Source: an optimization exercise on an open RTL-to-GDS flow (aim: small area, a short achievable clock period and few clock cycles per item). Production flows keep margins and buffers that such runs may drop. RTL that was checked went through simulation tests only; none was proved equivalent to the original. Some runs may be left out. An edit can pass the tests and still lose a function that they never use. Function not checked in run 4: the RTL went through the layout flow alone. Power figures rest on the tool's default switching activity, not on a simulated workload.

## flow/design.v in outline (module list and top-level ports)
// module jpeg_ycbcr_mem: 677 lines
// module jpeg_ycbcr2rgb: 485 lines
// module jpeg_ycbcr: 166 lines
module jpeg_ycbcr(
    rst,
    clk,
    ProcessInit,
    DataInEnable,
    DataInPage,
    DataInCount,
    Data0In,
    Data1In,
    DataInBlockWidth,
    OutEnable,
    OutPixelX,
    OutPixelY,
    OutR,
    OutG,
    OutB
    );
  // ...
==> flow/flow/run.sh <==
#!/bin/bash
# Layout flow: the standard layout (standard.sh: the standard synthesis
# and every ORFS step to the routed layout) with two changes to how the
# layout is optimised; the clock, its period, the constraints and all other
# settings are the standard flow's.
#  - The timing repair steps aim at a setup slack of MARGIN ns instead of
#    the at most 5 ns that flow/config.mk's SETUP_SLACK_MARGIN may ask for,
#    so repair_timing also works on paths longer than about 10 - MARGIN ns.
#  - The port buffers are buf_4 cells (resizable) instead of the delay
#    buffers buffer_ports picks by default; every port still gets a buffer.
# make's full output goes to make_standard.log; each ORFS step also writes
# its own log under orfs/logs/.
set -euo pipefail
MARGIN=6.6
grep -q "SETUP_SLACK_MARGIN=5" standard.sh
sed "s/SETUP_SLACK_MARGIN=5/SETUP_SLACK_MARGIN=${MARGIN} 'BUFFER_PORTS_ARGS=-buffer_cell sky130_fd_sc_hd__buf_4'/" standard.sh > standard_tuned.sh
grep -q "SETUP_SLACK_MARGIN=${MARGIN}" standard_tuned.sh
bash standard_tuned.sh > make_standard.log 2>&1
test -s out/final.def
==> flow/standard.sh <==
#!/bin/bash
# synth_recipe.tcl (not shown) runs the flow's synth.tcl, then flattens the netlist and writes it again
# the make line also repeats each setting of config.mk as NAME=value (left out here)
make -C /OpenROAD-flow-scripts/flow DESIGN_CONFIG=/design/flow/config.mk WORK_HOME=/design/flow/orfs CLKGATE_MAP_FILE= SYNTH_SCRIPT=/design/flow/synth_recipe.tcl "${@:-finish}"
==> flow/config.mk <==
export PLATFORM = sky130hd
export DESIGN_NAME = jpeg_ycbcr
export DESIGN_NICKNAME = jpeg_ycbcr
export VERILOG_FILES = /design/flow/design.v
export SDC_FILE = /design/flow/constraint.sdc
export NUM_CORES = 4
export LEC_CHECK = 0
export CAP_MARGIN = 20
export CORE_MARGIN = 2
export CORE_UTILIZATION = 60
export CTS_BUF_LIST = sky130_fd_sc_hd__clkbuf_16
export CTS_CLUSTER_DIAMETER = 70
export CTS_CLUSTER_SIZE = 30
export SETUP_SLACK_MARGIN = 5
export SLEW_MARGIN = 20
export SYNTH_MEMORY_MAX_BITS = 16384
==> flow/constraint.sdc <==
create_clock -name core_clock -period 10.0 [get_ports {clk}]
set_input_delay 2.0000 -clock core_clock [delete_from_list [all_inputs] [get_ports {clk}]]
set_output_delay 2.0000 -clock core_clock [all_outputs]
set_load 0.01 [all_outputs]
Fig. 1: run 1, wire density map
The die is cut into 27 by 27 equal tiles; white is low, dark blue is high, scaled to the fullest tile. Values are wire area over tile area, all layers added.
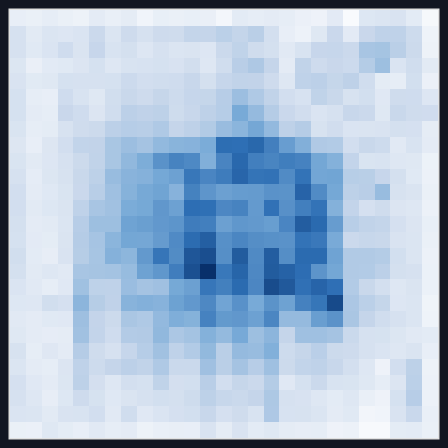
mean over tiles: 0.26
densest ninth of the die: centre
fullest tile: 0.86
tiles over half the peak: 19%
Routed wire per std cell: 34.8 um
routed vias: 77.7k
total wire length after detailed routing: 434,000 um
gr usage total: 29.9%

Fig. 2: run 1, metal 1
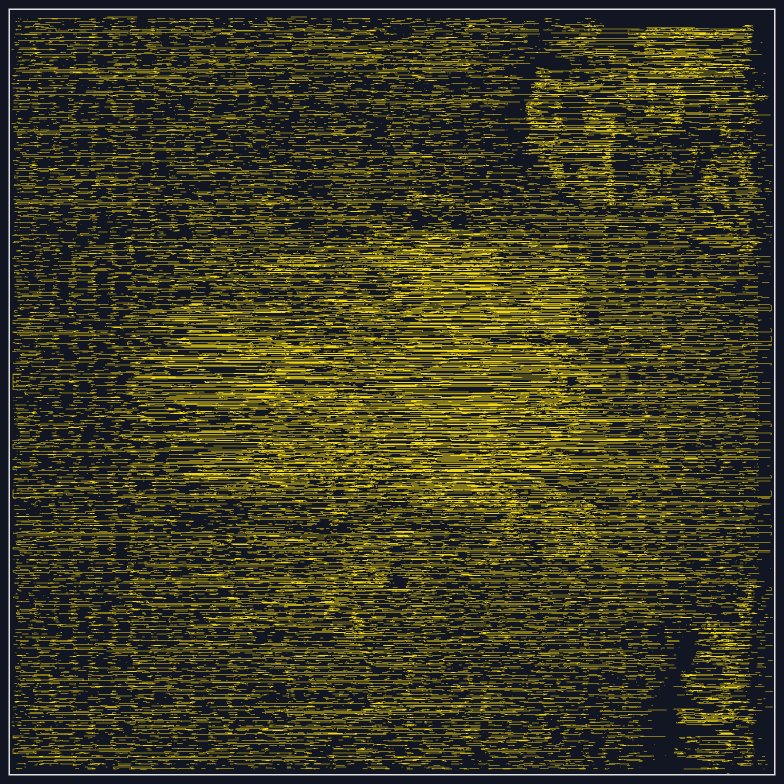
nets with wire on the layer: 8,537
main direction: horizontal
share of all routed wire: 39%
met1 Use GR: 42.3%

Fig. 3: run 1, the clock tree on the layout
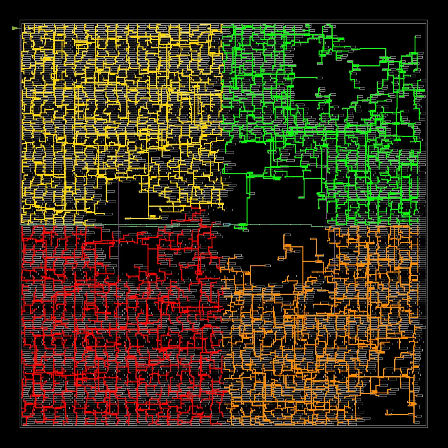
H-tree depth: 4
sequential cell count: 5,151

==> results by group, run 1 <==
Run status
  • Status: finished clean

Worst setup path
  • Crit path buf inv count: 2
  • CP top delay family: simple AND/OR/NAND/NOR gates
  • Slowest stage delay, CP: 600 ps
  • Worst path arrival time: 4140 ps
  • Number of cells on the critical path: 7
  • Critical-path cell list: buf_4, and2_2, a21o_1, buf_4, nand2b_1, nand2_1, nand3_4
  • Crit-path max FO: 36
  • Crit-path slowest cell: dfrtp_1
  • Startpoint Class: register
  • WS Path Type: register to register
  • Cells on worst reg2reg path: 7
  • Critical Path Most Common Cell: buf_4
  • Setup crit end kind: register
  • Req. time, crit path: 10,600 ps
  • Reg-to-reg slack, setup: 6460 ps

Placed design
  • Post-DP HPWL: 300,000 um
  • Setup Slack @ Placement: 5680 ps
  • Placed Cells: 12.0k
  • Buffers on Ports: 95
  • Post-Place Cell Area: 177,000 sq um
  • GPL Wtd Cong: 1.04

Timing
  • FMAX: 0.282 GHz
  • Slew Viols, Final: 0
  • Worst rel slew slack: 18.9%
  • Setup TNS: 0 ps
  • Slew at the pin with the worst max-slew slack: 1220 ps
  • Setup-failing EPs final: 0
  • Final WS setup: 6460 ps
  • RSZ-0062 raised after global routing: true
  • Final hold vios: 0
  • Worst hold margin: 336 ps
  • Clock skew: 79.3 ps
  • Min Tclk post-route: 3540 ps

Power and ir drop
  • Power Clock: 11.0 mW
  • Clock power share: 31.7%
  • Switch Pwr: 6.70 mW
  • Combinational logic power: 244 uW
  • Pwr/cell area: 187 nW/um^2
  • Cell leakage power: 60.6 nW
  • Peak VDD IR: 0.204 mV
  • Sw frac: 19.4%
  • Internal power: 27.8 mW
  • Top pwr grp: registers
  • Seq pwr: 23.3 mW
  • Power share of the sequential group: 67.6%
  • Logic pwr share: 0.7%
  • Total power: 34.5 mW

Final layout
  • Count of multi-input gates: 2,807
  • Final core utilization: 65.4%
  • Register area: 152,000 sq um
  • # fillers: 18.4k
  • Area Growth Syn to Fin: 8.28%
  • Most frequent cells in the layout: edfxtp_1, nand2_1, clkbuf_16, nor2_1, a22oi_1
  • Multi-input combinational cell area: 18,800 sq um
  • Antenna Cells: 34
  • NonClk Buf Share: 1.18%
  • Finished Cell Area: 185,000 sq um
  • Signal inverters: 101
  • Non-CTS buffers: 252
  • Non-Filler Instances: 12.5k
  • Clk_buf instances: 225
  • Sequential share of cell area: 82.0%
  • Fraction of area in multi-input gates: 10.2%
  • Top cell category: registers
  • Layout Nets: 8,709
  • Ratio of cells with drive above 1 in the final layout: 9.95%

Clock tree
  • Clock net sink count: 5,151
  • Hold-fix buffers, CTS: 0
  • Clk buf depth: 4
  • TritonCTS clock tree: yes
  • Post_cts resized: 124
  • Total CTS buffers: 220
  • Worst skew pair latency: 990 ps
  • Clock slew seen by the registers of the worst setup and hold paths: 100 ps
  • Clk root buf: clkbuf_16

Logic synthesis
  • Synth Register Bits: 5,151
  • Post-synth top cells: edfxtp_1, nand2_1, dfxtp_1
  • Synth area leader: edfxtp_1
  • Post-synthesis xor/xnor area fraction: 0.585%
  • Post-synth EDFFs: 4,784
  • Mapped Nets: 8,496
  • Top cell type's share of synthesized area: 84.1%
  • Mapped Area: 171,000 sq um
  • Top_reg_cell synth: edfxtp_1
  • Mapped Cells: 8,320
  • Most numerous cell in the Yosys netlist: edfxtp_1
  • Simple-gate share of the synthesized area: 3.93%
  • Syn. warnings: 3
  • Post-synthesis mux area share: 0.824%
  • Top cells by area, synth: edfxtp_1, dfxtp_1, nand2_1
  • Combinational family with the most area after synthesis: simple AND/OR/NAND/NOR gates
  • Adder-Cell Fraction of Synth Area: 1.21%
  • Synth cell types: 79
  • Fraction of registers with async set or reset after synthesis: 1.90%
  • Syn Area/Cell: 20.5 sq um

Drt
  • DRT antenna net count: 0
  • DRT iter0 DRCs: 11.9k
  • Via density: 6.23
  • Routed wl met3: 41,100 um
  • Wire length on met1: 170,000 um
  • DR pass1 iterations: 10
  • DRC Markers: 0
  • Met2 wire len: 192,000 um
  • Max layer used: met5

Global route
  • Largest net degree at the start of global routing: 73
  • GR Layer Usage met2: 44.3%
  • Met3 Use GR: 6.16%
  • Initial antenna violation count: 55
  • Total gr overflow: 0
  • Vias in the first global route: 71.1k
  • First-pass GRT wire length: 581,000 um

Die
  • Starting density of the core: 60.4%
  • Tap cells: 3,743
  • Ports: 96
  • Core box area: 283,000 sq um
  • Die ar.: 289,000 sq um
  • Die Height: 538 um
  • Die Width: 538 um
  • FP Rows: 195

Worst hold path
  • HP Class: register to register
  • Hold depth: 0

Flow run
  • Max-Cap Viols: 0
Testbench counts for the RTL of run 1, summed over its fixed seeds: cycles 99,872, mcus 384.
## Run 2: large edit since run 1, in outline
flow/design.v: 1331 -> 1774 lines; modules unchanged: 1
  jpeg_ycbcr_mem: edited, 677 -> 1119 lines
  jpeg_ycbcr: edited, 166 -> 167 lines
==> module jpeg_ycbcr as of run 2 <==
module jpeg_ycbcr(
    rst,
    clk,
    ProcessInit,
    DataInEnable,
    DataInPage,
    DataInCount,
    Data0In,
    Data1In,
    DataInBlockWidth,
    OutEnable,
    OutPixelX,
    OutPixelY,
    OutR,
    OutG,
    OutB
    );
    input           rst;
    input           clk;
    input           ProcessInit;
    input           DataInEnable;
    input [2:0]     DataInPage;
    input [1:0]     DataInCount;
    input [8:0]     Data0In;
    input [8:0]     Data1In;
    input [11:0]    DataInBlockWidth;
    output          OutEnable;
    output [15:0]   OutPixelX;
    output [15:0]   OutPixelY;
    output [7:0]    OutR;
    output [7:0]    OutG;
    output [7:0]    OutB;
    reg [2:0]       DataInColor;
    reg [2:0]       WritePhase3;
    reg [3:0]       WritePhase4;
    wire            BlockLast = DataInEnable & (DataInPage == 3'b111) & (DataInCount == 2'b11);
    always @(posedge clk or negedge rst) begin
        if(!rst) begin
            DataInColor <= 3'b000;
            WritePhase3 <= 3'b001;
            WritePhase4 <= 4'b0001;
        end else begin
            if(ProcessInit) begin
                DataInColor <= 3'b000;
                WritePhase3 <= 3'b001;
                WritePhase4 <= 4'b0001;
            end else if(BlockLast) begin
                if(DataInColor == 3'b101) begin
                    DataInColor <= 3'b000;
                    WritePhase3 <= {WritePhase3[1:0], WritePhase3[2]};
                    WritePhase4 <= {WritePhase4[2:0], WritePhase4[3]};
                end else begin
                    DataInColor <= DataInColor + 3'b001;
                end
            end
        end
    end
    reg             InInit;
    reg             McuLast;
    reg [23:0]      InStrobe;
    reg [2:0]       InPhase3;
    reg [3:0]       InPhase4;
    reg [8:0]       InData0;
    reg [8:0]       InData1;
    integer         i;
    genvar          g;
    always @(posedge clk or negedge rst) begin
        if(!rst) begin
            InInit   <= 1'b0;
            McuLast  <= 1'b0;
            InStrobe <= 24'h000000;
        end else begin
            InInit   <= ProcessInit;
            McuLast  <= BlockLast & (DataInColor == 3'b101);
            for(i = 0; i < 24; i = i + 1)
                InStrobe[i] <= DataInEnable & (DataInColor == i / 4) & (DataInCount == i % 4);
        end
    end
    always @(posedge clk) begin
        InPhase3 <= WritePhase3;
        InPhase4 <= WritePhase4;
        InData0  <= Data0In;
        InData1  <= Data1In;
    end
    reg [1:0]       ReadAvail;
    reg [2:0]       ReadPhase3;
    reg [3:0]       ReadPhase4;
    reg [7:0]       ReadCount;       
    wire            ReadActive = (ReadAvail != 2'd0);
    wire [7:0]      ReadCountInc;
    function [7:0] F_Inc8;
        input [7:0] x;
        reg   [7:0] a;
        integer d;
        begin
            a = x;
            for(d = 1; d < 8; d = d * 2)
                a = a & ((a << d) | ((8'd1 << d) - 8'd1));
            F_Inc8 = x ^ {a[6:0], 1'b1};
        end
    endfunction
    assign ReadCountInc = F_Inc8(ReadCount);
    wire            ReadLast   = ReadActive & (ReadCount == 8'hFF);
    wire [1:0]      ReadAvailNext = InInit ? 2'd0 : ReadAvail + {1'b0, McuLast} - {1'b0, ReadLast};
    wire [7:0]      ReadCountNext = InInit ? 8'h00 : ReadActive ? ReadCountInc : ReadCount;
    wire [31:0]     ReadNextItemY;
    wire [7:0]      ReadNextRowC;
    wire [2:0]      ReadNextPhase3 = InInit ? 3'b001 : ReadLast ? {ReadPhase3[1:0], ReadPhase3[2]} : ReadPhase3;
    wire [3:0]      ReadNextPhase4 = InInit ? 4'b0001 : ReadLast ? {ReadPhase4[2:0], ReadPhase4[3]} : ReadPhase4;
    generate
        for(g = 0; g < 32; g = g + 1) begin : g_item_y
            assign ReadNextItemY[g] = (ReadAvailNext != 2'd0) & (ReadCountNext[7:3] == g);
        end
        for(g = 0; g < 8; g = g + 1) begin : g_row_c
            assign ReadNextRowC[g]  = (ReadAvailNext != 2'd0) & (ReadCountNext[7:5] == g);
        end
    endgenerate
    always @(posedge clk or negedge rst) begin
        if(!rst) begin
            ReadAvail  <= 2'd0;
            ReadPhase3 <= 3'b001;
            ReadPhase4 <= 4'b0001;
            ReadCount  <= 8'h00;
        end else begin
            ReadAvail  <= ReadAvailNext;
            ReadCount  <= ReadCountNext;
            ReadPhase3 <= ReadNextPhase3;
            ReadPhase4 <= ReadNextPhase4;
        end
    end
    wire [8:0]      DataY;
    wire [8:0]      DataCb;
    wire [8:0]      DataCr;
    jpeg_ycbcr_mem u_jpeg_ycbcr_mem(
        .rst            ( rst               ),
        .clk            ( clk               ),
        .WriteStrobe    ( InStrobe          ),
        .WritePhase3    ( InPhase3          ),
        .WritePhase4    ( InPhase4          ),
        .Data0In        ( InData0           ),
        .Data1In        ( InData1           ),
        .ReadNextItemY  ( ReadNextItemY     ),
        .ReadNextRowC   ( ReadNextRowC      ),
        .ReadXOdd       ( ReadCount[0]      ),
        .ReadNextPhase3 ( ReadNextPhase3    ),
        .ReadNextPhase4 ( ReadNextPhase4    ),
        .DataOutY       ( DataY             ),
        .DataOutCb      ( DataCb            ),
        .DataOutCr      ( DataCr            )
    );
    jpeg_ycbcr2rgb u_jpeg_ycbcr2rgb(
        .rst        ( rst               ),
        .clk        ( clk               ),
        .Init       ( InInit            ),
        .InEnable   ( ReadActive        ),
        .InY        ( DataY             ),
        .InCb       ( DataCb            ),
        .InCr       ( DataCr            ),
        .BlockWidth ( DataInBlockWidth  ),
        .OutEnable  ( OutEnable         ),
        .OutPixelX  ( OutPixelX         ),
        .OutPixelY  ( OutPixelY         ),
        .OutR       ( OutR              ),
        .OutG       ( OutG              ),
        .OutB       ( OutB              )
    );
endmodule
Fig. 4: run 2, pin map
Pins as bars across the die edge, other pins in grey.
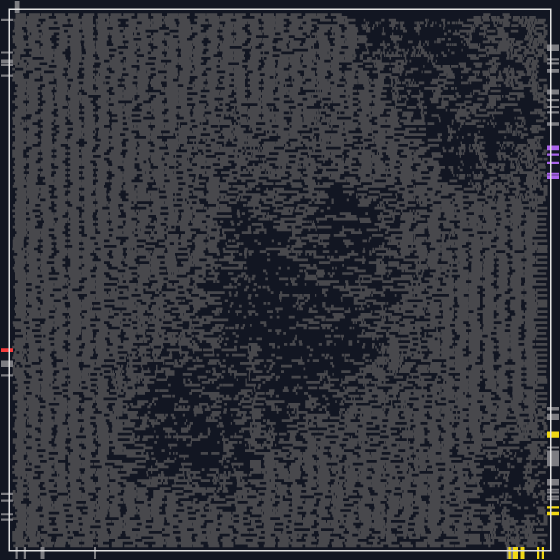
[OutPixelY] yellow | pins: 16 | direction: output | edge: 9 south, 7 east
[DataInCount] red | pins: 2 | direction: input | edge: west
[OutB] purple | pins: 8 | direction: output | edge: east
all pins by edge: 57 east, 18 south, 17 west, 4 north

Fig. 5: run 2, port wiring
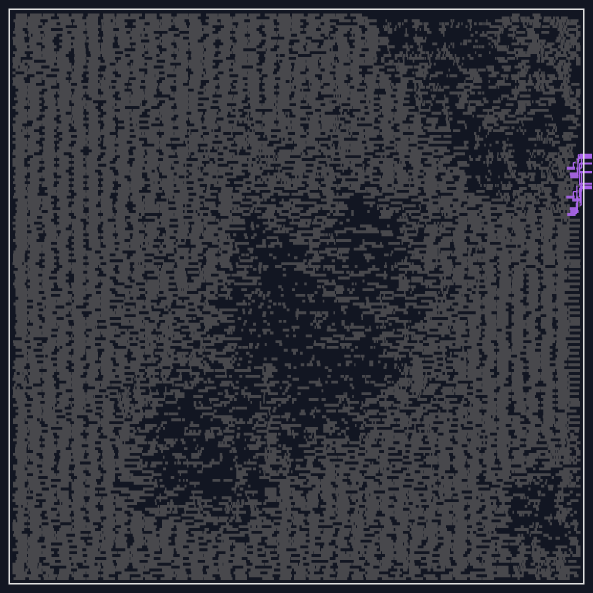
[OutB] purple | direction: output | edge: east | end cells: 8 | wire: 204 um

==> results by group, run 2 <==
Power and ir drop
  • Total power: 34.8 mW (was 34.5 mW)
  • Top pwr grp: registers (unchanged)
  • Seq pwr: 23.6 mW (was 23.3 mW)
  • Combinational logic power: 239 uW
  • Cell leakage power: 60.8 nW (was 60.6 nW)
  • Peak VDD IR: 0.302 mV (was 0.204 mV)
  • Power Clock: 11.0 mW (about the same)
  • Sw frac: 19.6% (was 19.4%)
  • Internal power: 28.0 mW (was 27.8 mW)
  • Switch Pwr: 6.82 mW (was 6.70 mW)

Final layout
  • Most frequent cells in the layout: edfxtp_1, nand2_1, o21ai_0, nor2_1, buf_4 (was edfxtp_1, nand2_1, clkbuf_16, nor2_1, a22oi_1)
  • Ratio of cells with drive above 1 in the final layout: 10.8% (was 9.95%)
  • Fraction of area in multi-input gates: 9.72% (was 10.2%)
  • Count of multi-input gates: 2,609 (was 2,807)
  • Layout Nets: 8,662 (was 8,709)
  • Non-CTS buffers: 322 (was 252)
  • Register area: 153,000 sq um (was 152,000 sq um)
  • Clk_buf instances: 222 (was 225)
  • Sequential share of cell area: 82.1% (was 82.0%)
  • NonClk Buf Share: 1.57% (was 1.18%)
  • Final core utilization: 65.5% (was 65.4%)

Clock tree
  • Clock net sink count: 5,211 (was 5,151)
  • Worst skew pair latency: 990 ps (about the same)
  • Clk root buf: clkbuf_16 (unchanged)
  • H-tree depth: 4 (unchanged)
  • TritonCTS clock tree: yes (unchanged)
  • Hold-fix buffers, CTS: 0 (unchanged)
  • Clock slew seen by the registers of the worst setup and hold paths: 100 ps (about the same)
  • Clk buf depth: 4 (unchanged)
  • Total CTS buffers: 220 (unchanged)

Drt
  • Max layer used: met5 (unchanged)
  • DRT antenna net count: 0 (unchanged)
  • Routed wl met3: 54,600 um (was 41,100 um)
  • Routed wire per std cell: 38.1 um (was 34.8 um)
  • DRC Markers: 0 (unchanged)
  • Wire length on met1: 187,000 um (was 170,000 um)
  • Via density: 6.35 (was 6.23)
  • DR pass1 iterations: 9 (was 10)

Die
  • Die Height: 539 um (was 538 um)
  • Ports: 96 (unchanged)
  • Core box area: 285,000 sq um (was 283,000 sq um)
  • Die Width: 539 um (was 538 um)
  • Die ar.: 291,000 sq um (was 289,000 sq um)

Flow run
  • Max-Cap Viols: 0 (unchanged)

Global route
  • Largest net degree at the start of global routing: 73 (unchanged)
  • Initial antenna violation count: 78 (was 55)
  • Met3 Use GR: 8.72% (was 6.16%)
  • Met1 Use GR: 46.8% (was 42.3%)
  • Gr usage total: 32.4% (was 29.9%)
  • Total gr overflow: 0 (unchanged)
  • GR Layer Usage met2: 44.7% (was 44.3%)
  • First-pass GRT wire length: 626,000 um (was 581,000 um)

Timing
  • Min Tclk post-route: 3460 ps (was 3540 ps)
  • RSZ-0062 raised after global routing: true (unchanged)
  • Worst hold margin: 338 ps (was 336 ps)
  • FMAX: 0.289 GHz (was 0.282 GHz)
  • Worst rel slew slack: 17.4% (was 18.9%)
  • Setup-failing EPs final: 0 (unchanged)
  • Clock skew: 75.0 ps (was 79.3 ps)

Logic synthesis
  • Mapped Area: 172,000 sq um (was 171,000 sq um)
  • Top cell type's share of synthesized area: 83.6% (was 84.1%)
  • Adder-Cell Fraction of Synth Area: 1.20% (was 1.21%)
  • Mapped Nets: 8,375 (was 8,496)
  • Post-synthesis xor/xnor area fraction: 0.515% (was 0.585%)
  • Top_reg_cell synth: edfxtp_1 (unchanged)
  • Post-synth EDFFs: 4,784 (unchanged)
  • Post-synth top cells: edfxtp_1, nand2_1, o21ai_0 (was edfxtp_1, nand2_1, dfxtp_1)
  • Post-synthesis mux area share: 0.837% (was 0.824%)
  • Simple-gate share of the synthesized area: 3.29% (was 3.93%)
  • Most numerous cell in the Yosys netlist: edfxtp_1 (unchanged)

Worst setup path
  • Crit-path max FO: 1 (was 36)
  • Slowest stage delay, CP: 390 ps (was 600 ps)
  • CP top delay family: flip-flops (was simple AND/OR/NAND/NOR gates)
  • Reg-to-reg slack, setup: 6710 ps (was 6460 ps)
  • Req. time, crit path: 8000 ps (was 10,600 ps)
  • Worst path arrival time: 1460 ps (was 4140 ps)
  • Startpoint Class: register (unchanged)
  • Crit-path slowest cell: dfrtp_1 (unchanged)
  • Cells on worst reg2reg path: 4 (was 7)

Worst hold path
  • HP Class: register to register (unchanged)
  • Hold depth: 0 (unchanged)

Placed design
  • Post-DP HPWL: 329,000 um (was 300,000 um)
  • GPL Wtd Cong: 1.07 (was 1.04)
  • Placed Cells: 12.0k (about the same)
  • Setup Slack @ Placement: 5460 ps (was 5680 ps)

Run status
  • Status: finished clean (unchanged)
Testbench counts for the RTL of run 2, summed over its fixed seeds: cycles 99,872, mcus 384.
## Run 3: what changed since run 2
--- a/flow/design.v
+++ b/flow/design.v
@@ -1563,6 +1563,7 @@
     wire [3:0]      CurPixelY = First ? 4'h0 : PixelY;
     wire [12:0]     BlockXInc = F_Inc13({1'b0, BlockX});
     wire [12:0]     BlockYInc = F_Inc13({1'b0, BlockY});
+    reg             BlockXWrap;
     reg [15:0]      RegPixelX;
     reg [15:0]      RegPixelY;
     always @(posedge clk or negedge rst) begin
@@ -1577,6 +1578,7 @@
         end
     end
     always @(posedge clk) begin
+        BlockXWrap <= ({1'b0, BlockWidth} == BlockXInc);
         RegPixelX <= {CurBlockX, CurPixelX};
         RegPixelY <= {CurBlockY, CurPixelY};
         if(Phase3Enable) begin
@@ -1587,7 +1589,7 @@
             if(CurPixelX == 4'hF) begin
                 PixelY <= CurPixelY + 4'h1;
                 if(CurPixelY == 4'hF) begin
-                    if({1'b0, BlockWidth} == BlockXInc) begin
+                    if(BlockXWrap) begin
                         BlockX <= 12'h000;
                         BlockY <= BlockYInc[11:0];
                     end else begin
--- a/flow/config.mk
+++ b/flow/config.mk
@@ -9,8 +9,8 @@
 export CORE_MARGIN = 2
 export CORE_UTILIZATION = 60
 export CTS_BUF_LIST = sky130_fd_sc_hd__clkbuf_16
-export CTS_CLUSTER_DIAMETER = 70
-export CTS_CLUSTER_SIZE = 30
+export CTS_CLUSTER_DIAMETER = 65
+export CTS_CLUSTER_SIZE = 28
 export SETUP_SLACK_MARGIN = 5
 export SLEW_MARGIN = 20
 export SYNTH_MEMORY_MAX_BITS = 16384
Fig. 6: run 3, metal 1
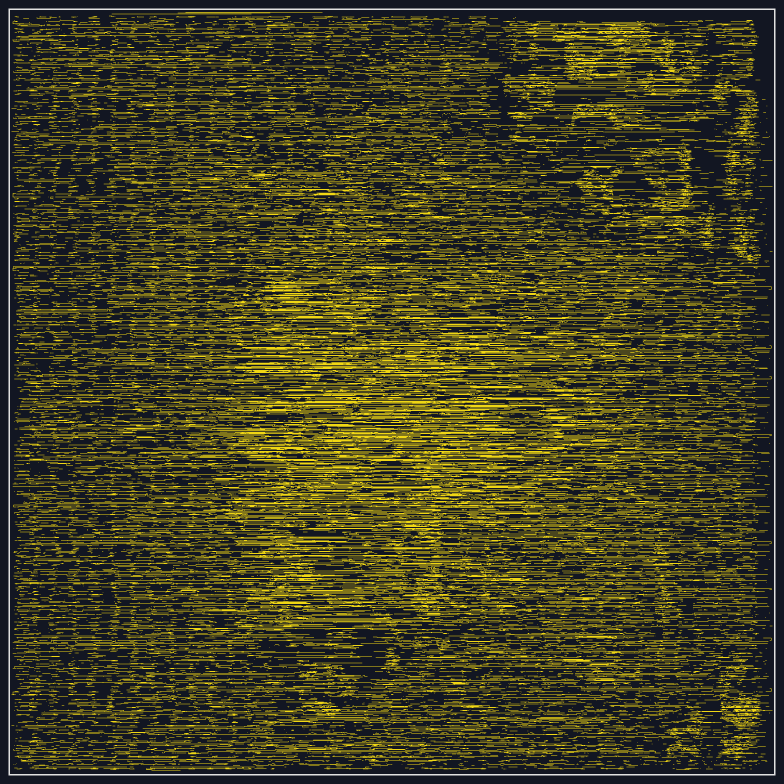
longest straight run: 235 um
wire length on this layer: 185 mm
routed vias: 79.9k
total wire length after detailed routing: 468,000 um
met1 Use GR: 46.2%

Fig. 7: run 3, port wiring
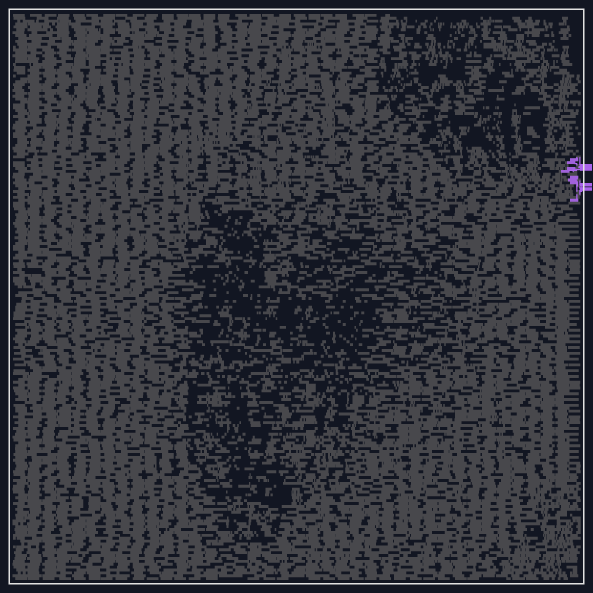
[OutB] purple | direction: output | edge: east | end cells: 8 | wire: 94.7 um

==> results by group, run 3 <==
Run status
  • Status: finished clean (unchanged)

Logic synthesis
  • Synth area leader: edfxtp_1 (unchanged)
  • Combinational family with the most area after synthesis: compound AO/OA/AOI/OAI gates (unchanged)
  • Synth Area in Compound Gates: 4.30% (was 4.28%)
  • Post-synthesis xor/xnor area fraction: 0.512% (was 0.515%)
  • Most numerous cell in the Yosys netlist: edfxtp_1 (unchanged)
  • Top_reg_cell synth: edfxtp_1 (unchanged)
  • Synth Register Bits: 5,212 (was 5,211)
  • Synth cell types: 78 (unchanged)
  • Top cells by area, synth: edfxtp_1, dfxtp_1, dfrtp_1 (unchanged)
  • Adder-Cell Fraction of Synth Area: 1.21% (was 1.20%)
  • Top cell type's share of synthesized area: 83.5% (was 83.6%)
  • Syn. warnings: 3 (unchanged)
  • Mapped Cells: 8,309 (was 8,199)
  • Syn Area/Cell: 20.7 sq um (was 21.0 sq um)
  • Mapped Area: 172,000 sq um (about the same)
  • Sequential share of the synthesized area: 88.9% (was 89.0%)
  • Fraction of registers with async set or reset after synthesis: 3.03% (about the same)
  • Simple-gate share of the synthesized area: 3.43% (was 3.29%)
  • Mapped Nets: 8,485 (was 8,375)
  • Post-synth top cells: edfxtp_1, nand2_1, o21ai_0 (unchanged)
  • Post-synth EDFFs: 4,784 (unchanged)
  • Post-synthesis mux area share: 0.767% (was 0.837%)

Global route
  • First-pass GRT wire length: 622,000 um (was 626,000 um)
  • Met3 Use GR: 9.13% (was 8.72%)
  • Total gr overflow: 0 (unchanged)
  • GR Layer Usage met2: 44.5% (was 44.7%)
  • Initial antenna violation count: 49 (was 78)
  • Vias in the first global route: 72.9k (was 72.7k)
  • Largest net degree at the start of global routing: 74 (was 73)
  • GR peak layer: met1 (unchanged)
  • Gr usage total: 32.0% (was 32.4%)

Die
  • Starting density of the core: 60.3% (about the same)
  • Die Height: 540 um (was 539 um)
  • Tap cells: 3,762 (unchanged)
  • Core box area: 285,000 sq um (about the same)
  • Ports: 96 (unchanged)
  • Die Width: 540 um (was 539 um)
  • FP Rows: 196 (unchanged)
  • Die ar.: 291,000 sq um (about the same)

Timing
  • FMAX: 0.288 GHz (was 0.289 GHz)
  • Crit share post-route: 34.7% (was 34.6%)
  • Clock skew: 103 ps (was 75.0 ps)
  • Setup TNS: 0 ps (unchanged)
  • Slew Viols, Final: 0 (unchanged)
  • Final hold vios: 0 (unchanged)
  • RSZ-0062 raised after global routing: true (unchanged)
  • Min Tclk post-route: 3470 ps (was 3460 ps)
  • Final WS setup: 6530 ps (was 6540 ps)
  • Setup-failing EPs final: 0 (unchanged)
  • Slew at the pin with the worst max-slew slack: 1200 ps (was 1230 ps)
  • Worst hold margin: 335 ps (was 338 ps)
  • Worst rel slew slack: 20.2% (was 17.4%)

Final layout
  • Non-CTS buffers: 302 (was 322)
  • Area Growth Syn to Fin: 8.67% (was 8.52%)
  • Ratio of cells with drive above 1 in the final layout: 10.3% (was 10.8%)
  • Non-Filler Instances: 12.6k (was 12.4k)
  • Sequential share of cell area: 81.9% (was 82.1%)
  • Fraction of area in multi-input gates: 9.78% (was 9.72%)
  • Most common cell after layout, fill and taps aside: edfxtp_1 (unchanged)
  • # fillers: 18.5k (about the same)
  • Register area: 153,000 sq um (about the same)
  • Finished Cell Area: 187,000 sq um (about the same)
  • Final core utilization: 65.6% (was 65.5%)
  • Clk_buf instances: 242 (was 222)
  • Layout Nets: 8,774 (was 8,662)
  • Most frequent cells in the layout: edfxtp_1, nand2_1, o21ai_0, a22oi_1, nor2_1 (was edfxtp_1, nand2_1, o21ai_0, nor2_1, buf_4)
  • Top cell category: registers (unchanged)
  • Sequential cell count: 5,212 (was 5,211)
  • Antenna Cells: 34 (was 44)
  • Signal inverters: 132 (was 122)
  • Count of multi-input gates: 2,711 (was 2,609)
  • NonClk Buf Share: 1.41% (was 1.57%)
  • Clock-cell share of area: 4.10% (was 3.79%)
  • Multi-input combinational cell area: 18,300 sq um (was 18,100 sq um)

Power and ir drop
  • Peak VDD IR: 0.199 mV (was 0.302 mV)
  • Internal power: 28.3 mW (was 28.0 mW)
  • Pwr/cell area: 189 nW/um^2 (was 187 nW/um^2)
  • Sw frac: 19.6% (about the same)
  • Total power: 35.3 mW (was 34.8 mW)
  • Power share of the sequential group: 66.9% (was 67.8%)
  • Logic pwr share: 0.6% (was 0.7%)
  • Power Clock: 11.4 mW (was 11.0 mW)
  • Combinational logic power: 228 uW
  • Top pwr grp: registers (unchanged)
  • Seq pwr: 23.6 mW (about the same)
  • Cell leakage power: 60.8 nW (about the same)
  • Switch Pwr: 6.91 mW (was 6.82 mW)
  • Clock power share: 32.4% (was 31.6%)

Clock tree
  • Post-CTS setup repair buffer count: 1 (was 8)
  • H-tree depth: 4 (unchanged)
  • TritonCTS clock tree: yes (unchanged)
  • Total CTS buffers: 239 (was 220)
  • Clk root buf: clkbuf_16 (unchanged)
  • Worst skew pair latency: 980 ps (was 990 ps)
  • Clk buf depth: 4 (unchanged)
  • Clock slew seen by the registers of the worst setup and hold paths: 90 ps (was 100 ps)
  • Clock net sink count: 5,212 (was 5,211)
  • Post_cts resized: 73 (was 118)
  • Hold-fix buffers, CTS: 0 (unchanged)

Drt
  • Max layer used: met5 (unchanged)
  • Via density: 6.36 (was 6.35)
  • Routed wl met3: 54,200 um (was 54,600 um)
  • DRT antenna net count: 0 (unchanged)
  • DRT iter0 DRCs: 12.2k (was 12.9k)
  • Wire length on met1: 185,000 um (was 187,000 um)
  • Routed wire per std cell: 37.2 um (was 38.1 um)
  • DRC Markers: 0 (unchanged)
  • Met2 wire len: 197,000 um (was 198,000 um)
  • DR pass1 iterations: 9 (unchanged)

Worst setup path
  • Setup crit end kind: output port (unchanged)
  • Worst path arrival time: 1470 ps (was 1460 ps)
  • Startpoint Class: register (unchanged)
  • Cells on worst reg2reg path: 6 (was 4)
  • Number of cells on the critical path: 1 (unchanged)
  • Crit-path max FO: 1 (unchanged)
  • Critical-path cell list: buf_6 (unchanged)
  • Slowest stage delay, CP: 390 ps (about the same)
  • Reg-to-reg slack, setup: 6810 ps (was 6710 ps)
  • Crit-path slowest cell: dfrtp_1 (unchanged)
  • WS Path Type: register to output port (unchanged)
  • Req. time, crit path: 8000 ps (about the same)
  • Crit path buf inv count: 1 (unchanged)
  • CP top delay family: flip-flops (unchanged)

Placed design
  • Buffers on Ports: 95 (unchanged)
  • Post-Place Cell Area: 179,000 sq um (was 178,000 sq um)
  • GPL Wtd Cong: 1.08 (was 1.07)
  • Setup Slack @ Placement: 5830 ps (was 5460 ps)
  • Post-DP HPWL: 329,000 um (about the same)
  • Placed Cells: 12.1k (was 12.0k)

Worst hold path
  • Hold depth: 0 (unchanged)
  • HP Class: register to register (unchanged)

Flow run
  • Max-Cap Viols: 0 (unchanged)
Testbench counts for the RTL of run 3, summed over its fixed seeds: cycles 99,872, mcus 384.
==> run 4: a larger rewrite; changed files in full <==
removed: flow/flow/run.sh
removed: flow/standard.sh
==> flow/design.v <==
`timescale 1ps / 1ps
module jpeg_ycbcr_mem(
    clk,
    WriteEnable,
    WriteBank,
    WriteColor,
    WriteCount,
    Data0In,
    Data1In,
    ReadActive,
    ReadBank,
    ReadXOdd,
    ReadYOdd,
    DataOutY,
    DataOutCb,
    DataOutCr
);
    input           clk;
    input           WriteEnable;
    input           WriteBank;
    input [2:0]     WriteColor;
    input [1:0]     WriteCount;
    input [8:0]     Data0In;
    input [8:0]     Data1In;
    input           ReadActive;
    input           ReadBank;
    input           ReadXOdd;
    input           ReadYOdd;
    output [8:0]    DataOutY;
    output [8:0]    DataOutCb;
    output [8:0]    DataOutCr;
    wire [2*16*9-1:0] TailY;
    wire [2*8*9-1:0]  TailCb;
    wire [2*8*9-1:0]  TailCr;
    genvar b, r;
    generate
        for(b = 0; b < 2; b = b + 1) begin : g_bank
            localparam [0:0] B = b;
            wire Write = WriteEnable & (WriteBank == B);
            wire Read  = ReadActive  & (ReadBank  == B);
            for(r = 0; r < 16; r = r + 1) begin : g_y
                localparam [3:0] R = r;
                reg  [16*9-1:0] Row;
                wire            Strobe = Write & (WriteColor[2] == 1'b0) &
                                         (WriteColor[1] == R[3]) &
                                         (WriteCount == ((R[2] == 1'b0) ? R[1:0] : ~R[1:0]));
                wire [8:0]      Din    = (R[2] == 1'b0) ? Data0In : Data1In;
                wire [8:0]      Head;
                if(r < 15) begin : g_head
                    assign Head = Read ? TailY[(b*16+r+1)*9 +: 9] : Din;
                end else begin : g_head
                    assign Head = Din;
                end
                always @(posedge clk) begin
                    if(Strobe | Read) Row <= {Row[15*9-1:0], Head};
                end
                assign TailY[(b*16+r)*9 +: 9] = Row[16*9-1:15*9];
            end
            for(r = 0; r < 8; r = r + 1) begin : g_c
                localparam [3:0] R = r;
                reg  [8*9-1:0]  RowCb;
                reg  [8*9-1:0]  RowCr;
                wire            RowWrite = Write &
                                           (WriteCount == ((R[2] == 1'b0) ? R[1:0] : ~R[1:0]));
                wire            StrobeCb = RowWrite & (WriteColor == 3'b100);
                wire            StrobeCr = RowWrite & (WriteColor == 3'b101);
                wire            Shift    = Read & ReadXOdd & ((r == 0) | ReadYOdd);
                wire [8:0]      Din      = (R[2] == 1'b0) ? Data0In : Data1In;
                wire [8:0]      HeadCb;
                wire [8:0]      HeadCr;
                if(r == 0) begin : g_head
                    assign HeadCb = Read ? (ReadYOdd ? TailCb[(b*8+1)*9 +: 9] : TailCb[(b*8+0)*9 +: 9]) : Din;
                    assign HeadCr = Read ? (ReadYOdd ? TailCr[(b*8+1)*9 +: 9] : TailCr[(b*8+0)*9 +: 9]) : Din;
                end else if(r < 7) begin : g_head
                    assign HeadCb = Read ? TailCb[(b*8+r+1)*9 +: 9] : Din;
                    assign HeadCr = Read ? TailCr[(b*8+r+1)*9 +: 9] : Din;
                end else begin : g_head
                    assign HeadCb = Din;
                    assign HeadCr = Din;
                end
                always @(posedge clk) begin
                    if(StrobeCb | Shift) RowCb <= {RowCb[7*9-1:0], HeadCb};
                    if(StrobeCr | Shift) RowCr <= {RowCr[7*9-1:0], HeadCr};
                end
                assign TailCb[(b*8+r)*9 +: 9] = RowCb[8*9-1:7*9];
                assign TailCr[(b*8+r)*9 +: 9] = RowCr[8*9-1:7*9];
            end
        end
    endgenerate
    assign DataOutY  = ReadBank ? TailY[16*9 +: 9]  : TailY[0 +: 9];
    assign DataOutCb = ReadBank ? TailCb[8*9 +: 9] : TailCb[0 +: 9];
    assign DataOutCr = ReadBank ? TailCr[8*9 +: 9] : TailCr[0 +: 9];
endmodule
`timescale 1ps / 1ps
module jpeg_ycbcr2rgb(
    rst,
    clk,
    Init,
    InEnable,
    InY,
    InCb,
    InCr,
    BlockWidth,
    OutEnable,
    OutPixelX,
    OutPixelY,
    OutR,
    OutG,
    OutB
);
    input           clk;
    input           rst;
    input           Init;
    input           InEnable;
    input [8:0]     InY;
    input [8:0]     InCb;
    input [8:0]     InCr;
    input [11:0]    BlockWidth;
    output          OutEnable;
    output [15:0]   OutPixelX;
    output [15:0]   OutPixelY;
    output [7:0]    OutR;
    output [7:0]    OutG;
    output [7:0]    OutB;
    reg             Phase1Enable;
    reg             Phase2Enable;
    reg             Phase3Enable;
    always @(posedge clk or negedge rst) begin
        if(!rst) begin
            Phase1Enable <= 1'b0;
            Phase2Enable <= 1'b0;
            Phase3Enable <= 1'b0;
        end else begin
            Phase1Enable <= InEnable;
            Phase2Enable <= Phase1Enable;
            Phase3Enable <= Phase2Enable;
        end
    end
    reg signed [8:0]  Phase1Y;
    reg signed [8:0]  Phase1Cb;
    reg signed [8:0]  Phase1Cr;
    always @(posedge clk) begin
        Phase1Y  <= InY;
        Phase1Cb <= InCb;
        Phase1Cr <= InCr;
    end
    wire signed [31:0] ProdR = Phase1Cr * 32'sh59BA5;
    wire signed [31:0] ProdG = -(Phase1Cb * 32'sh16066) - (Phase1Cr * 32'sh2DB47);
    wire signed [31:0] ProdB = Phase1Cb * 32'sh71687;
    reg signed [9:0]  Phase2Y;
    reg signed [9:0]  Phase2R;
    reg signed [9:0]  Phase2G;
    reg signed [9:0]  Phase2B;
    always @(posedge clk) begin
        Phase2Y <= {Phase1Y[8], Phase1Y} + 10'sd128;
        Phase2R <= ProdR[27:18];
        Phase2G <= ProdG[27:18];
        Phase2B <= ProdB[27:18];
    end
    wire signed [10:0] SumR = Phase2Y + Phase2R;
    wire signed [10:0] SumG = Phase2Y + Phase2G;
    wire signed [10:0] SumB = Phase2Y + Phase2B;
    function [7:0] F_Clip;
        input [10:0] v;
        begin
            F_Clip = v[10] ? 8'h00 : v[8] ? 8'hFF : v[7:0];
        end
    endfunction
    reg [7:0]   RegR;
    reg [7:0]   RegG;
    reg [7:0]   RegB;
    always @(posedge clk) begin
        RegR <= F_Clip(SumR);
        RegG <= F_Clip(SumG);
        RegB <= F_Clip(SumB);
    end
    reg             First;
    reg [11:0]      BlockX;
    reg [11:0]      BlockY;
    reg [3:0]       PixelX;
    reg [3:0]       PixelY;
    always @(posedge clk or negedge rst) begin
        if(!rst) begin
            First  <= 1'b1;
            BlockX <= 12'h000;
            BlockY <= 12'h000;
            PixelX <= 4'h0;
            PixelY <= 4'h0;
        end else begin
            if(Init) begin
                First  <= 1'b1;
            end else if(Phase2Enable) begin
                First  <= 1'b0;
                if(First) begin
                    BlockX <= 12'h000;
                    BlockY <= 12'h000;
                    PixelX <= 4'h0;
                    PixelY <= 4'h0;
                end else begin
                    PixelX <= PixelX + 4'h1;
                    if(PixelX == 4'hF) begin
                        PixelY <= PixelY + 4'h1;
                        if(PixelY == 4'hF) begin
                            if(BlockWidth == BlockX + 1) begin
                                BlockX <= 12'h000;
                                BlockY <= BlockY + 12'h001;
                            end else begin
                                BlockX <= BlockX + 12'h001;
                            end
                        end
                    end
                end
            end
        end
    end
    assign OutEnable = Phase3Enable;
    assign OutPixelX = {BlockX, PixelX};
    assign OutPixelY = {BlockY, PixelY};
    assign OutR      = RegR;
    assign OutG      = RegG;
    assign OutB      = RegB;
endmodule
`timescale 1ps / 1ps
module jpeg_ycbcr(
    rst,
    clk,
    ProcessInit,
    DataInEnable,
    DataInPage,
    DataInCount,
    Data0In,
    Data1In,
    DataInBlockWidth,
    OutEnable,
    OutPixelX,
    OutPixelY,
    OutR,
    OutG,
    OutB
    );
    input           rst;
    input           clk;
    input           ProcessInit;
    input           DataInEnable;
    input [2:0]     DataInPage;
    input [1:0]     DataInCount;
    input [8:0]     Data0In;
    input [8:0]     Data1In;
    input [11:0]    DataInBlockWidth;
    output          OutEnable;
    output [15:0]   OutPixelX;
    output [15:0]   OutPixelY;
    output [7:0]    OutR;
    output [7:0]    OutG;
    output [7:0]    OutB;
    reg             InInit;
    reg             InEnable;
    reg [2:0]       InPage;
    reg [1:0]       InCount;
    reg [8:0]       InData0;
    reg [8:0]       InData1;
    reg [11:0]      InWidth;
    always @(posedge clk or negedge rst) begin
        if(!rst) begin
            InInit   <= 1'b0;
            InEnable <= 1'b0;
        end else begin
            InInit   <= ProcessInit;
            InEnable <= DataInEnable;
        end
    end
    always @(posedge clk) begin
        InPage  <= DataInPage;
        InCount <= DataInCount;
        InData0 <= Data0In;
        InData1 <= Data1In;
        InWidth <= DataInBlockWidth;
    end
    reg [2:0]       DataInColor;
    reg             WriteBank;
    wire            BlockLast = InEnable & (InPage == 3'b111) & (InCount == 2'b11);
    wire            McuLast   = BlockLast & (DataInColor == 3'b101);
    always @(posedge clk or negedge rst) begin
        if(!rst) begin
            DataInColor <= 3'b000;
            WriteBank   <= 1'b0;
        end else begin
            if(InInit) begin
                DataInColor <= 3'b000;
                WriteBank   <= 1'b0;
            end else if(BlockLast) begin
                if(DataInColor == 3'b101) begin
                    DataInColor <= 3'b000;
                    WriteBank   <= ~WriteBank;
                end else begin
                    DataInColor <= DataInColor + 3'b001;
                end
            end
        end
    end
    reg [1:0]       ReadAvail;
    reg             ReadBank;
    reg [7:0]       ReadCount;       
    wire            ReadActive = (ReadAvail != 2'd0);
    wire            ReadLast   = ReadActive & (ReadCount == 8'hFF);
    always @(posedge clk or negedge rst) begin
        if(!rst) begin
            ReadAvail <= 2'd0;
            ReadBank  <= 1'b0;
            ReadCount <= 8'h00;
        end else begin
            if(InInit) begin
                ReadAvail <= 2'd0;
                ReadBank  <= 1'b0;
                ReadCount <= 8'h00;
            end else begin
                ReadAvail <= ReadAvail + {1'b0, McuLast} - {1'b0, ReadLast};
                if(ReadActive) ReadCount <= ReadCount + 8'd1;
                if(ReadLast)   ReadBank  <= ~ReadBank;
            end
        end
    end
    wire [8:0]      DataY;
    wire [8:0]      DataCb;
    wire [8:0]      DataCr;
    jpeg_ycbcr_mem u_jpeg_ycbcr_mem(
        .clk            ( clk               ),
        .WriteEnable    ( InEnable          ),
        .WriteBank      ( WriteBank         ),
        .WriteColor     ( DataInColor       ),
        .WriteCount     ( InCount           ),
        .Data0In        ( InData0           ),
        .Data1In        ( InData1           ),
        .ReadActive     ( ReadActive        ),
        .ReadBank       ( ReadBank          ),
        .ReadXOdd       ( ReadCount[0]      ),
        .ReadYOdd       ( ReadCount[4]      ),
        .DataOutY       ( DataY             ),
        .DataOutCb      ( DataCb            ),
        .DataOutCr      ( DataCr            )
    );
    jpeg_ycbcr2rgb u_jpeg_ycbcr2rgb(
        .rst        ( rst               ),
        .clk        ( clk               ),
        .Init       ( InInit            ),
        .InEnable   ( ReadActive        ),
        .InY        ( DataY             ),
        .InCb       ( DataCb            ),
        .InCr       ( DataCr            ),
        .BlockWidth ( InWidth           ),
        .OutEnable  ( OutEnable         ),
        .OutPixelX  ( OutPixelX         ),
        .OutPixelY  ( OutPixelY         ),
        .OutR       ( OutR              ),
        .OutG       ( OutG              ),
        .OutB       ( OutB              )
    );
endmodule
==> flow/run.sh <==
#!/bin/bash
# synth_recipe.tcl (not shown) runs the flow's synth.tcl, then flattens the netlist and writes it again
# the make line also repeats each setting of config.mk as NAME=value (left out here)
make -C /OpenROAD-flow-scripts/flow DESIGN_CONFIG=/design/flow/config.mk WORK_HOME=/design/flow/orfs CLKGATE_MAP_FILE= SYNTH_SCRIPT=/design/flow/synth_recipe.tcl finish
==> flow/config.mk <==
export PLATFORM = sky130hd
export DESIGN_NAME = jpeg_ycbcr
export DESIGN_NICKNAME = jpeg_ycbcr
export VERILOG_FILES = /design/flow/design.v
export SDC_FILE = /design/flow/constraint.sdc
export NUM_CORES = 4
export LEC_CHECK = 0
export CAP_MARGIN = 20
export CORE_MARGIN = 2
export CORE_UTILIZATION = 60
export SLEW_MARGIN = 20
export SYNTH_MEMORY_MAX_BITS = 16384
Fig. 8: run 4, the clock tree on the layout
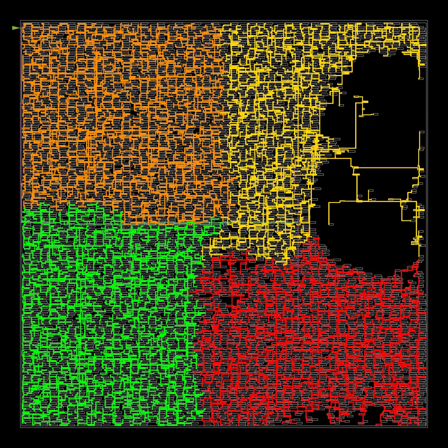
clk root buf: clkbuf_16
total CTS buffers: 663
sequential cell count: 7,091

Fig. 9: run 4, pin map
Pins as bars across the die edge, other pins in grey.
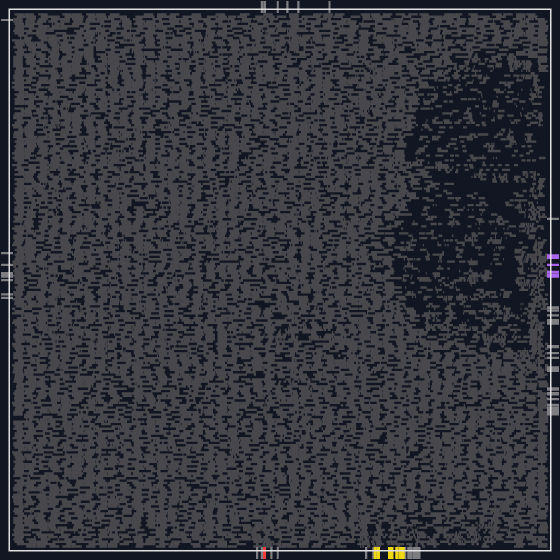
[OutPixelY] yellow | pins: 16 | direction: output | edge: south
[OutB] purple | pins: 8 | direction: output | edge: east
[DataInCount] red | pins: 2 | direction: input | edge: south
all pins by edge: 41 south, 38 east, 10 west, 7 north
Buffers on Ports: 95
Die Width: 624 um

==> results by group, run 4 <==
Timing
  • Crit share post-route: 93.0% (was 34.7%)
  • Setup-failing EPs final: 0 (unchanged)
  • Clock skew: 73.6 ps (was 103 ps)
  • Slew at the pin with the worst max-slew slack: 1220 ps (was 1200 ps)
  • FMAX: 0.108 GHz (was 0.288 GHz)
  • Final WS setup: 705 ps (was 6530 ps)
  • Worst rel slew slack: 18.7% (was 20.2%)
  • Setup TNS: 0 ps (unchanged)
  • RSZ-0062 raised after global routing: false (was true)
  • Worst hold margin: 325 ps (was 335 ps)
  • Min Tclk post-route: 9300 ps (was 3470 ps)
  • Slew Viols, Final: 0 (unchanged)
  • Final hold vios: 0 (unchanged)

Placed design
  • Post-Place Cell Area: 239,000 sq um (was 179,000 sq um)
  • Setup Slack @ Placement: 658 ps (was 5830 ps)
  • Post-DP HPWL: 203,000 um (was 329,000 um)
  • Placed Cells: 14.8k (was 12.1k)
  • GPL Wtd Cong: 0.775 (was 1.08)

Global route
  • Gr usage total: 18.9% (was 32.0%)
  • First-pass GRT wire length: 551,000 um (was 622,000 um)
  • Met1 Use GR: 28.0% (was 46.2%)
  • Met3 Use GR: 2.58% (was 9.13%)
  • Largest net degree at the start of global routing: 225 (was 74)
  • Vias in the first global route: 88.4k (was 72.9k)
  • Initial antenna violation count: 13 (was 49)
  • Total gr overflow: 0 (unchanged)
  • GR Layer Usage met2: 30.2% (was 44.5%)
  • GR peak layer: met2 (was met1)

Drt
  • Max layer used: met4 (was met5)
  • Routed vias: 86.7k (was 79.9k)
  • Total wire length after detailed routing: 369,000 um (was 468,000 um)
  • Routed wire per std cell: 23.0 um (was 37.2 um)
  • DRC Markers: 0 (unchanged)
  • Met2 wire len: 178,000 um (was 197,000 um)
  • Wire length on met1: 169,000 um (was 185,000 um)
  • DRT iter0 DRCs: 8,238 (was 12.2k)
  • DRT antenna net count: 0 (unchanged)
  • Via density: 5.41 (was 6.36)
  • DR pass1 iterations: 7 (was 9)
  • Routed wl met3: 13,700 um (was 54,200 um)

Worst setup path
  • Slowest stage delay, CP: 680 ps (was 390 ps)
  • Worst path arrival time: 10,180 ps (was 1470 ps)
  • WS Path Type: register to register (was register to output port)
  • Crit path buf inv count: 2 (was 1)
  • Number of cells on the critical path: 29 (was 1)
  • Reg-to-reg slack, setup: 700 ps (was 6810 ps)
  • Crit-path slowest cell: dfxtp_1 (was dfrtp_1)
  • Cells on worst reg2reg path: 29 (was 6)
  • Crit-path max FO: 9 (was 1)
  • Startpoint Class: register (unchanged)
  • Req. time, crit path: 10,880 ps (was 8000 ps)
  • Setup crit end kind: register (was output port)
  • CP top delay family: adder cells (was flip-flops)

Final layout
  • Finished Cell Area: 260,000 sq um (was 187,000 sq um)
  • Signal inverters: 324 (was 132)
  • Multi-input combinational cell area: 17,900 sq um (was 18,300 sq um)
  • Layout Nets: 11.1k (was 8,774)
  • NonClk Buf Share: 0.867% (was 1.41%)
  • Most frequent cells in the layout: edfxtp_1, clkbuf_16, nand2_1, ha_1, inv_1 (was edfxtp_1, nand2_1, o21ai_0, a22oi_1, nor2_1)
  • Area Growth Syn to Fin: 12.7% (was 8.67%)
  • Ratio of cells with drive above 1 in the final layout: 10.2% (was 10.3%)
  • Clk_buf instances: 846 (was 242)
  • Sequential share of cell area: 81.4% (was 81.9%)
  • Count of multi-input gates: 2,150 (was 2,711)
  • Top cell category: registers (unchanged)
  • Final core utilization: 67.9% (was 65.6%)
  • Antenna Cells: 7 (was 34)
  • Register area: 211,000 sq um (was 153,000 sq um)
  • Clock-cell share of area: 7.97% (was 4.10%)
  • Non-Filler Instances: 16.0k (was 12.6k)
  • # fillers: 23.5k (was 18.5k)
  • Fraction of area in multi-input gates: 6.89% (was 9.78%)
  • Most common cell after layout, fill and taps aside: edfxtp_1 (unchanged)
  • Non-CTS buffers: 230 (was 302)
  • Max FFs per register: 4,608

Clock tree
  • H-tree depth: 6 (was 4)
  • TritonCTS clock tree: yes (unchanged)
  • Worst skew pair latency: 1060 ps (was 980 ps)
  • Post-CTS setup repair buffer count: 0 (was 1)
  • Clk buf depth: 4 (unchanged)
  • Clock slew seen by the registers of the worst setup and hold paths: 60 ps (was 90 ps)
  • Clock net sink count: 7,091 (was 5,212)
  • Post_cts resized: 0 (was 73)
  • Hold-fix buffers, CTS: 0 (unchanged)

Die
  • Starting density of the core: 60.3% (about the same)
  • Ports: 96 (unchanged)
  • FP Rows: 227 (was 196)
  • Tap cells: 5,038 (was 3,762)
  • Die ar.: 389,000 sq um (was 291,000 sq um)
  • Core box area: 383,000 sq um (was 285,000 sq um)

Power and ir drop
  • Clock power share: 42.0% (was 32.4%)
  • Internal power: 45.8 mW (was 28.3 mW)
  • Total power: 56.4 mW (was 35.3 mW)
  • Sw frac: 18.8% (was 19.6%)
  • Logic pwr share: 0.6% (about the same)
  • Combinational logic power: 343 uW
  • Cell leakage power: 86.2 nW (was 60.8 nW)
  • Pwr/cell area: 217 nW/um^2 (was 189 nW/um^2)
  • Power Clock: 23.7 mW (was 11.4 mW)
  • Peak VDD IR: 0.205 mV (was 0.199 mV)
  • Seq pwr: 32.4 mW (was 23.6 mW)
  • Switch Pwr: 10.6 mW (was 6.91 mW)
  • Power share of the sequential group: 57.4% (was 66.9%)
  • Top pwr grp: registers (unchanged)

Logic synthesis
  • Synth area leader: edfxtp_1 (unchanged)
  • Combinational family with the most area after synthesis: adder cells (was compound AO/OA/AOI/OAI gates)
  • Synth Area in Compound Gates: 1.66% (was 4.30%)
  • Top cell type's share of synthesized area: 90.0% (was 83.5%)
  • Top cells by area, synth: edfxtp_1, ha_1, fa_1 (was edfxtp_1, dfxtp_1, dfrtp_1)
  • Mapped Nets: 10.3k (was 8,485)
  • Post-synthesis xor/xnor area fraction: 0.406% (was 0.512%)
  • Sequential share of the synthesized area: 91.7% (was 88.9%)
  • Most numerous cell in the Yosys netlist: edfxtp_1 (unchanged)
  • Synth Register Bits: 7,091 (was 5,212)
  • Post-synth top cells: edfxtp_1, nand2_1, ha_1 (was edfxtp_1, nand2_1, o21ai_0)
  • Adder-Cell Fraction of Synth Area: 3.64% (was 1.21%)
  • Syn Area/Cell: 23.8 sq um (was 20.7 sq um)
  • Simple-gate share of the synthesized area: 1.54% (was 3.43%)
  • Fraction of registers with async set or reset after synthesis: 0.747% (was 3.03%)
  • Synth cell types: 64 (was 78)
  • Mapped Area: 231,000 sq um (was 172,000 sq um)
  • Top_reg_cell synth: edfxtp_1 (unchanged)
  • Post-synthesis mux area share: 0.324% (was 0.767%)
  • Post-synth EDFFs: 6,912 (was 4,784)
  • Mapped Cells: 9,698 (was 8,309)
  • Syn. warnings: 3 (unchanged)

Worst hold path
  • HP Class: register to register (unchanged)
  • Hold depth: 0 (unchanged)

Run status
  • Status: finished clean (unchanged)

Flow run
  • Max-Cap Viols: 0 (unchanged)

==> screenshots <==
Wire density map.
image #1
The die is cut into 27 by 27 equal tiles; white is low, dark blue is high, scaled to the fullest tile. Values are wire area over tile area, all layers added.
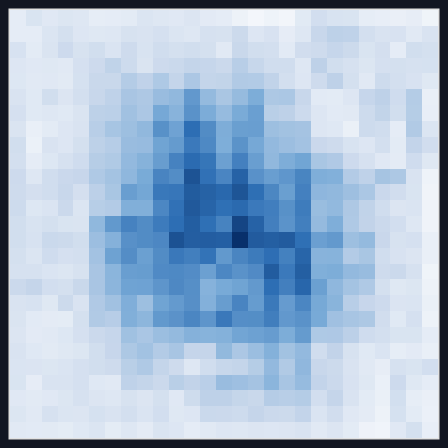
image #2
The die is cut into 31 by 31 equal tiles; white is low, dark blue is high, scaled to the fullest tile. Values are wire area over tile area, all layers added.
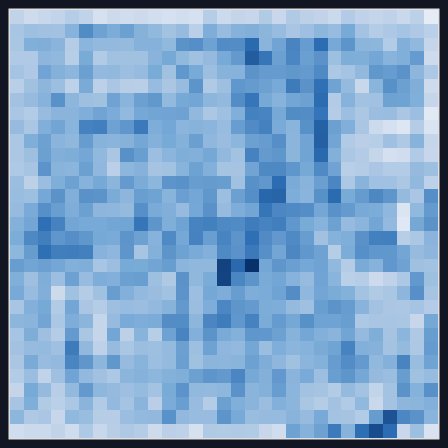
image #2 -> run 4
image #1 -> run 2

[re-timing with driven ports]
No port has a modelled driver above. Below, the same layouts with a new extraction and two added sets of constraints. Step 1, drivers: a clkbuf_16 drives clk and a buf_2 each remaining input, both assumed. Step 2 adds t to the input delays and takes it off the output delays; t is the mean of the earliest and latest rising clock arrival at the registers after step 1. Input paths then give back, and output paths get back, about the clock's delay inside the block. Three values: ideal ports, drivers, drivers and shift; two values: the first two.
run	t (ns)	slack for setup (ns)	worst slew at a driven data input, ns
run 1	1.052	6.460 / 6.460 / 5.703	0.08
run 2	1.075	6.536 / 6.421 / 5.717	0.09
run 3	1.037	6.531 / 6.426 / 5.907	0.05
run 4	1.127	0.705 / 0.705 / 0.705	0.09
After both steps setup and hold are still met in every run listed. For run 2, which loses most, drivers alone change the setup slack by -0.115 ns; drivers and shift together by -0.819 ns. Setup slack includes reset recovery checks.
